This design comes from an exercise in tuning for small area, a short achievable clock period and few clock cycles per item on the open sky130 flow, not from production work. Only simulation tests tie the RTL to the original design; equivalence was not proved.

==> flow/design.v <==
module counter #(
    parameter W = 32  
    )(
        input logic clock, reset,
        input logic load, cnt_up,
        input logic [W-1:0] cnt_in,
        output logic [W-1:0] cnt_out
    );
    logic [W-1:0] cnt_ff;
    assign cnt_out = cnt_ff;
    always_ff@(posedge clock) begin
        if (reset)
            cnt_ff <= '0;
        else if(load)
            cnt_ff <= cnt_in;
        else if(cnt_up)
            cnt_ff <= cnt_ff + 1'b1;
    end
endmodule
module bin2bcd #(
    parameter W = 32  
    )(
        input logic [W-1:0] bin,   
        output logic [W+(W-4)/3:0] bcd
    );  
  always_comb begin
    for(int i = 0; i <= W+(W-4)/3; i++) bcd[i] = 0;      
    bcd[W-1:0] = bin;                                    
    for(int i = 0; i <= W-4; i++)                        
      for(int j = 0; j <= i/3; j++)                      
        if (bcd[W-i+4*j -: 4] > 4)                       
          bcd[W-i+4*j -: 4] = bcd[W-i+4*j -: 4] + 4'd3;  
  end
endmodule
module bcd2bin #(
    parameter W = 32  
    )(
        input logic [W+(W-4)/3:0] bcd,
        output logic [W-1:0] bin
    ); 
    logic [(W+(W-4)/3)/4:0][3:0] digits;  
   always_comb begin
        bin = '0;
        digits = bcd;
        for (int i=0; i < W; i++) begin
            bin = {digits[0][0],bin[W-1:1]};
            digits >>= 1;
            for (int j=0; j<(W+(W-4)/3)/4; j++)
                if(digits[j][3] == 1'b1)  
                    digits[j] -= 4'd3;
        end
   end
endmodule
module accumulator #(
    parameter W=32
    )(
        input logic clock, reset, acc_en,
        input logic [W-1:0] next_input,
        output logic [W-1:0] current
    );
    logic [W-1:0] acc_reg;
    assign current = acc_reg;
    always_ff@(posedge clock) begin
        if (reset)
            acc_reg <= '0;
        else if (acc_en)
            acc_reg <= acc_reg + next_input;
    end
endmodule
module msb_digit #(
    parameter W = 32  
    )(
       input logic [W+(W-4)/3:0] bcd,
       output logic [7:0] msb_o  
    );
    logic [(W+(W-4)/3)/4 - 1:0][3:0] digits;  
    assign digits = bcd;
    logic [(W+(W-4)/3)/4 - 1:0] non_zero;  
    always_comb
        for (int i=0; i<(W+(W-4)/3)/4; i++)
            non_zero[i] = |digits[i];
    always_comb begin 
        msb_o = '0;
        for (int i = 0; i < (W+(W-4)/3)/4; i++) begin
            if(non_zero[i]) begin
                msb_o = i + 1'b1;  
            end
        end
    end
endmodule
module id_checker #(
    parameter W = 32,
    parameter PUZZLE=1  
    )(
        input logic [W+(W-4)/3:0] bcd,
        input logic [7:0] msb_digit,
        output logic invalid_id
    );
    generate
    if (PUZZLE == 2) begin
        localparam bit [3:0] MAX_DIGITS = (W+(W-4)/3)/4;  
        localparam bit [2:0] HALF_MAX_DIGITS = (W+(W-4)/3)/8;
        localparam logic [2**7-1:0] Mask_Array = 128'h0101408110418421111192495555ffff;
        logic [W+(W-4)/3:0] sequences [0:HALF_MAX_DIGITS-1];
        logic [HALF_MAX_DIGITS-1:0] is_invalid;
        logic [W+(W-4)/3:0] mask;
        assign mask = ~('1 << (msb_digit << 2));
        genvar i;
        assign sequences[0] = {MAX_DIGITS{bcd[3:0]}};
        for (i=1; i<HALF_MAX_DIGITS; i++) begin : g_seq
            logic [W+(W-4)/3:0] repeated;  
            assign repeated = {(HALF_MAX_DIGITS-i+1){bcd[4*i+3:0]}};
            assign sequences[i] = Mask_Array[i*16 + msb_digit[3:0]] ? repeated : '0;
        end
        for(i=0; i<HALF_MAX_DIGITS; i++)
            assign is_invalid[i] = (sequences[i] & mask) == bcd;
        logic [HALF_MAX_DIGITS-1:0] flag_mask;
        assign flag_mask = ~({HALF_MAX_DIGITS{1'b1}} << (msb_digit >> 1));
        assign invalid_id = |(is_invalid & flag_mask);
    end
    endgenerate
endmodule
module id_finder #(
    parameter W = 32,  
    parameter PUZZLE = 1
    )(
        input logic clock, reset,
        input logic load, en,
        input logic [W-1:0] start_id,
        input logic [W-1:0] end_id,
        output logic [W-1:0] id_sum,
        output logic done
    );
    logic [W-1:0] current_id_bin_s1, current_id_bin_s2, current_id_bin_s3;
    logic in_range_s1, in_range_s2, in_range_s3, in_range_s4, in_range_s5;
    logic [W+(W-4)/3:0] current_id_bcd_s1, current_id_bcd_s2, current_id_bcd_s3, current_id_bcd_s4;
    logic [7:0] msb_digit_s1, msb_digit_s2;
    logic is_invalid_s1, is_invalid_s2, is_invalid_s3;
    always_ff@(posedge clock) begin
        if (reset) begin
            current_id_bcd_s2 <= '0;
            current_id_bcd_s3 <= '0;
            current_id_bcd_s4 <= '0;
            current_id_bin_s3 <= '0;
            is_invalid_s2 <= '0;
            is_invalid_s3 <= '0;
            msb_digit_s2 <= '0;
            in_range_s2 <= '0;
            in_range_s3 <= '0;
            in_range_s4 <= '0;
            in_range_s5 <= '0;
        end
        else begin
            current_id_bcd_s2 <= current_id_bcd_s1;
            current_id_bcd_s3 <= current_id_bcd_s2;
            current_id_bcd_s4 <= current_id_bcd_s3;
            current_id_bin_s3 <= current_id_bin_s2;
            is_invalid_s2 <= is_invalid_s1;
            is_invalid_s3 <= is_invalid_s2;
            msb_digit_s2 <= msb_digit_s1;
            in_range_s2 <= in_range_s1;
            in_range_s3 <= in_range_s2;
            in_range_s4 <= in_range_s3;
            in_range_s5 <= in_range_s4;
        end
    end
    assign in_range_s1 = (current_id_bin_s1 <= end_id);
    counter #(W) cnt(.*, .cnt_up(en & in_range_s1), .cnt_in(start_id), .cnt_out(current_id_bin_s1));
    bin2bcd #(W) bcd_converter(.bin(current_id_bin_s1), .bcd(current_id_bcd_s1));  
    msb_digit #(W) msb_digit_prioenc(.bcd(current_id_bcd_s2), .msb_o(msb_digit_s1));  
    id_checker #(.W(W), .PUZZLE(PUZZLE)) id_validator(.bcd(current_id_bcd_s3), .msb_digit(msb_digit_s2), .invalid_id(is_invalid_s1));  
    bcd2bin #(W) bin_converter(.bcd(current_id_bcd_s4), .bin(current_id_bin_s2));  
    accumulator #(W) acc_inst(.*, .acc_en(en & is_invalid_s3 & in_range_s5), .next_input(current_id_bin_s3), .current(id_sum));  
    assign done = (en & ~in_range_s5 & ~in_range_s4 & ~in_range_s3 & ~in_range_s2 & ~in_range_s1);
endmodule
module day2_top(
        input  logic        clock,
        input  logic        reset,
        input  logic        en,
        input  logic        load,
        input  logic [47:0] start_id,
        input  logic [47:0] end_id,
        output logic [47:0] id_sum,
        output logic        done
    );
    id_finder #(.W(48), .PUZZLE(2)) id_finder_inst(
        .clock(clock), .reset(reset), .load(load), .en(en),
        .start_id(start_id), .end_id(end_id),
        .id_sum(id_sum), .done(done));
endmodule
==> flow/run.sh <==
#!/bin/bash
# synth_recipe.tcl (not shown) runs the flow's synth.tcl, then flattens the netlist and writes it again
# the make line also repeats each setting of config.mk as NAME=value (left out here)
make -C /OpenROAD-flow-scripts/flow DESIGN_CONFIG=/design/flow/config.mk WORK_HOME=/design/flow/orfs CLKGATE_MAP_FILE= SYNTH_SCRIPT=/design/flow/synth_recipe.tcl finish
==> flow/config.mk <==
export PLATFORM = sky130hd
export DESIGN_NAME = day2_top
export DESIGN_NICKNAME = day2_top
export VERILOG_FILES = /design/flow/design.v
export SDC_FILE = /design/flow/constraint.sdc
export NUM_CORES = 4
export LEC_CHECK = 0
export CAP_MARGIN = 20
export CORE_MARGIN = 2
export CORE_UTILIZATION = 40
export SLEW_MARGIN = 20
==> flow/constraint.sdc <==
create_clock -name core_clock -period 45.0 [get_ports {clock}]
set_input_delay 9.0000 -clock core_clock [delete_from_list [all_inputs] [get_ports {clock}]]
set_output_delay 9.0000 -clock core_clock [all_outputs]
set_load 0.01 [all_outputs]
Fig. 1: ports around the boundary
The bar under the picture is 200 µm long. Pins as bars across the die edge, other pins in gray.
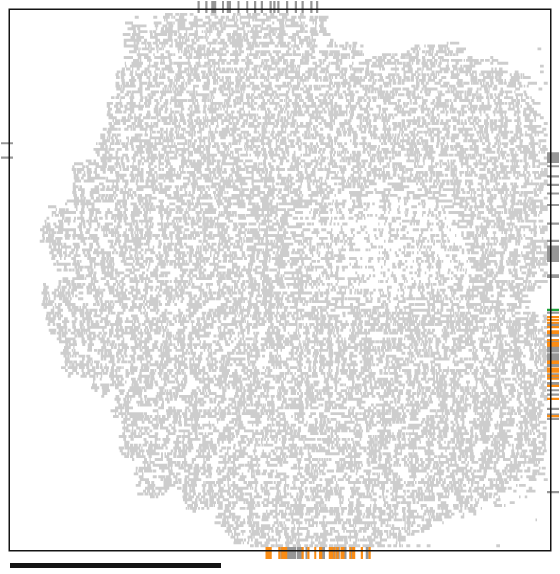
[orange] start_id | pins: 48 | direction: input | edge: 28 bottom, 20 right
[green] done | pins: 1 | direction: output | edge: right
all pins by edge: 75 right, 52 bottom, 20 top, 2 left
height of the die: 511 µm
IO buf count: 148

Fig. 2: track usage over the die
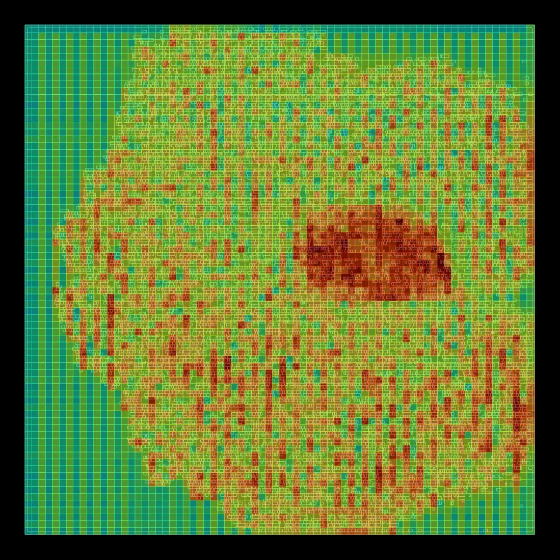
M3 GR Usage: 2.51%
routing usage on met1: 30.0%
Final Util: 45.9%
all-layer global routing usage: 20.5%
WL/cell: 15.9 µm

==> out/qor.txt <==
Final-report hold violation count: 0
Worst skew pair latency: 0.69 ns
Vias per cell: 5.71
Critical Path End: id_finder_inst.current_id_bcd_s2[55]
Seq/Total Area, Yosys: 6.67%
HP Class: reg -> reg
CTS Buf Count: 43
DP Wirelength: 226,000 µm
Clock tree sinks: 343
Worst setup path startpoint: id_finder_inst.cnt.cnt_ff[46]
Non-clock inverter count: 963
Initial antenna violation count: 5
R2R depth: 220
Outcome: finished clean
Antenna-violating nets left: 0
Synthesized flop and latch total: 343
Dpl cell area: 112,000 µm²
Area growth syn-to-layout: 14.3%
EDFF count, synth: 0
Setup WS post-layout: 2.45 ns
Non-clock buffers: 933
GPL Wtd Cong: 0.987
Synth area leaders: ha_1 (15%), dfxtp_1 (6.7%), xnor2_1 (6.2%), nor2_1 (5.6%), a21oi_1 (4.4%)
Crit path max-delay cell type: or4_4
Synth Cell Area: 103,000 µm²
Post-Synthesis Cells: 13,800
Setup WS pre-CTS: -1.49 ns
Dominant synthesized flop cell: dfxtp_1
Critical Path AT: 43.15 ns
Transition time of the tightest slew-check pin: 1.23 ns
Post-synth top cells: nor2_1 (1,548), ha_1 (1,247), inv_1 (936)
Hold path depth: 1
Max Clk Rate: 0.0235 GHz
Kind of critical path: reg -> reg
Worst hold start: id_finder_inst.current_id_bcd_s2[61]
Footprint of the multi-input gates: 94,100 µm²
Vias in the first global route: 93,500
First-pass GRT wire length: 467,000 µm
FFs & Latches: 343
Layout Cells excl Fill: 17,900
Most Frequent Cell on Critical Path: ha_1
N_taps: 3,384
Reg2Reg Launch Point: id_finder_inst.cnt.cnt_ff[46]
# fillers: 25,900
Clock root buffer: clkbuf_16
Largest net degree at the start of global routing: 147
Post-synth top area cell: ha_1
Slew HR: 17.5%
Final clock-cell share: 1.29%
Multi-input gate count: 12,200
DIE WIDTH: 511 µm
CTS Buffer Depth: 3
Req. time, crit path: 45.60 ns
DRT Pass-1 Iters: 9
Inst Count DP: 17,700
Max-area cell class: multi-input combinational cells
Proportion of layout cells with a drive suffix above 1: 16.5%
Fraction of area in multi-input gates: 79.9%
Clk slew on worst S/H paths: 0.06 ns
Cell variety after synth: 174
Min Tclk post-route: 42.55 ns
Startpoint types: register
Reg2reg setup slack: 2.45 ns
Kind of cell adding the most delay to the critical path: simple AND/OR/NAND/NOR gates
Final Skew: 0.0433 ns
CTS tree: done
# setup viols final: 0
CP Depth: 220
WHS: 0.437 ns
Ant diodes: 2
Fin Setup TNS: 0 ns
Post-Syn Nets: 15,200
Critical Path End Type: register
CTS H-tree lvls: 2
Register area: 6870 µm²
Overflow after GRT: 0
Post-route clock period utilization: 94.6%
Biggest regs: id_finder_inst.current_id_bcd_s2: 63 flops, id_finder_inst.current_id_bcd_s3: 63 flops, id_finder_inst.current_id_bcd_s4: 63 flops
Commonest non-fill, non-tap cell in the layout: nor2_1
Most frequent cells in the layout: nor2_1 (1,518), ha_1 (1,154), inv_1 (928)
Syn_area_per_cell: 7.46 µm²
CP max stage delay: 0.58 ns
Synth top area share: 15.1%
Number of DRC markers in iteration 0: 6,499
Testbench counts, summed over its fixed seeds: cycles 336,300, ids 334,380.
Fig. 3: final layout
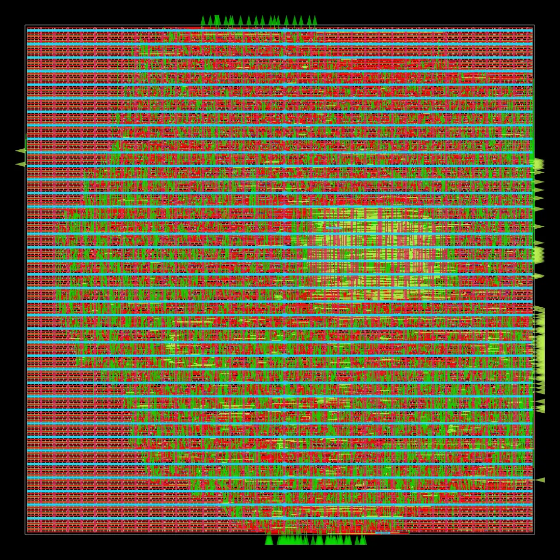
routed wire length: 284,000 µm
Cell Rows: 186
Die ar.: 262,000 µm²
post-route cell area: 118,000 µm²
# IOs: 149

Fig. 4: placement by cell class
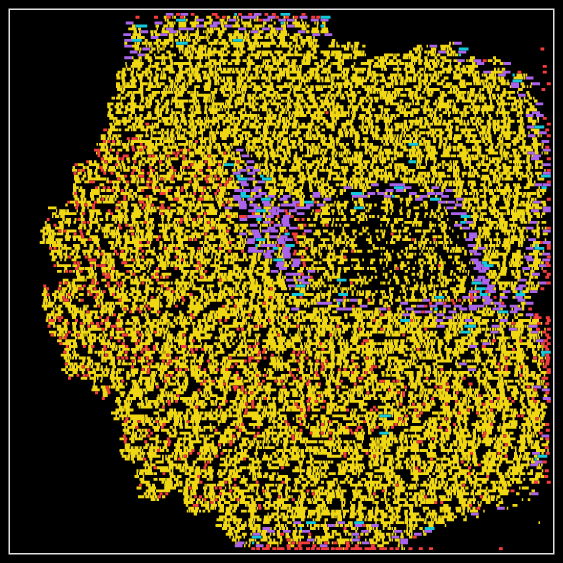
[yellow] all other logic | cells: 13,185 | share of their area: 86%
[red] other buffers and delay cells | cells: 933 | share of their area: 6.5%
[cyan] clock drivers and dummy loads | cells: 77 | share of their area: 1.3%
[purple] flip-flops | cells: 343 | share of their area: 6.1%
core area: 256,000 µm²
Seq area share: 5.84%

==> metal layers <==
layer | vias to the layer above | share of wire, % | track usage [%]
li1 | 52900 | - | -
met5 | - | 0.0091 | 0
met1 | 47100 | 51 | 30.0
met4 | 4 | 2.1 | 4.03
met3 | 372 | 4.9 | 2.51
met2 | 1906 | 42 | 31.9
==> cells by family (layout without fill, tap and decap cells) <==
| group | after synthesis | count (layout) | share of synthesized area [%] |
|---|---|---|---|
| buf+inv | 1250 | 1973 | 4.80 |
| mux | 900 | 900 | 9.52 |
| fa+ha+maj | 1249 | 1249 | 15.2 |
| other cells | 0 | 2 | 0 |
| simple gates | 4466 | 4466 | 22.0 |
| compound gates | 4422 | 4422 | 31.6 |
| xor+xnor | 1185 | 1185 | 10.2 |
| flops | 343 | 343 | 6.67 |
==> what timing repair did <==
| action | in CTS | in global routing |
|---|---|---|
| buffers inserted | 5 | 119 |
| resized for setup | 62 | 528 |
| hold buffers | 0 | 0 |
| pin swaps | 5 | 127 |
| endpoints found under the setup margin | 57 | 58 |

==> static timing again, ports no longer ideal <==
In the flow no input, the clock included, has a driving cell. The finished layout below was timed again as built, in two steps. Step 1 assumes that a clkbuf_16 drives the clock port and a buf_2 every other input. Step 2 adds t to the input delays and takes it off the output delays; t is the mean of the earliest and latest rising clock arrival at the registers after step 1. Input paths then give back, and output paths get back, about the clock's delay inside the block. a / b / c = ideal / step 1 / step 2; a / b = the first two.
shift t [ns]: 0.754
setup slack, ns: 2.448 / 2.448 / 2.448
worst setup path after step 2: register to register
After both steps setup and hold are still met in this run. For this run, drivers alone change the setup slack by 0.000 ns; drivers and shift together by 0.000 ns.
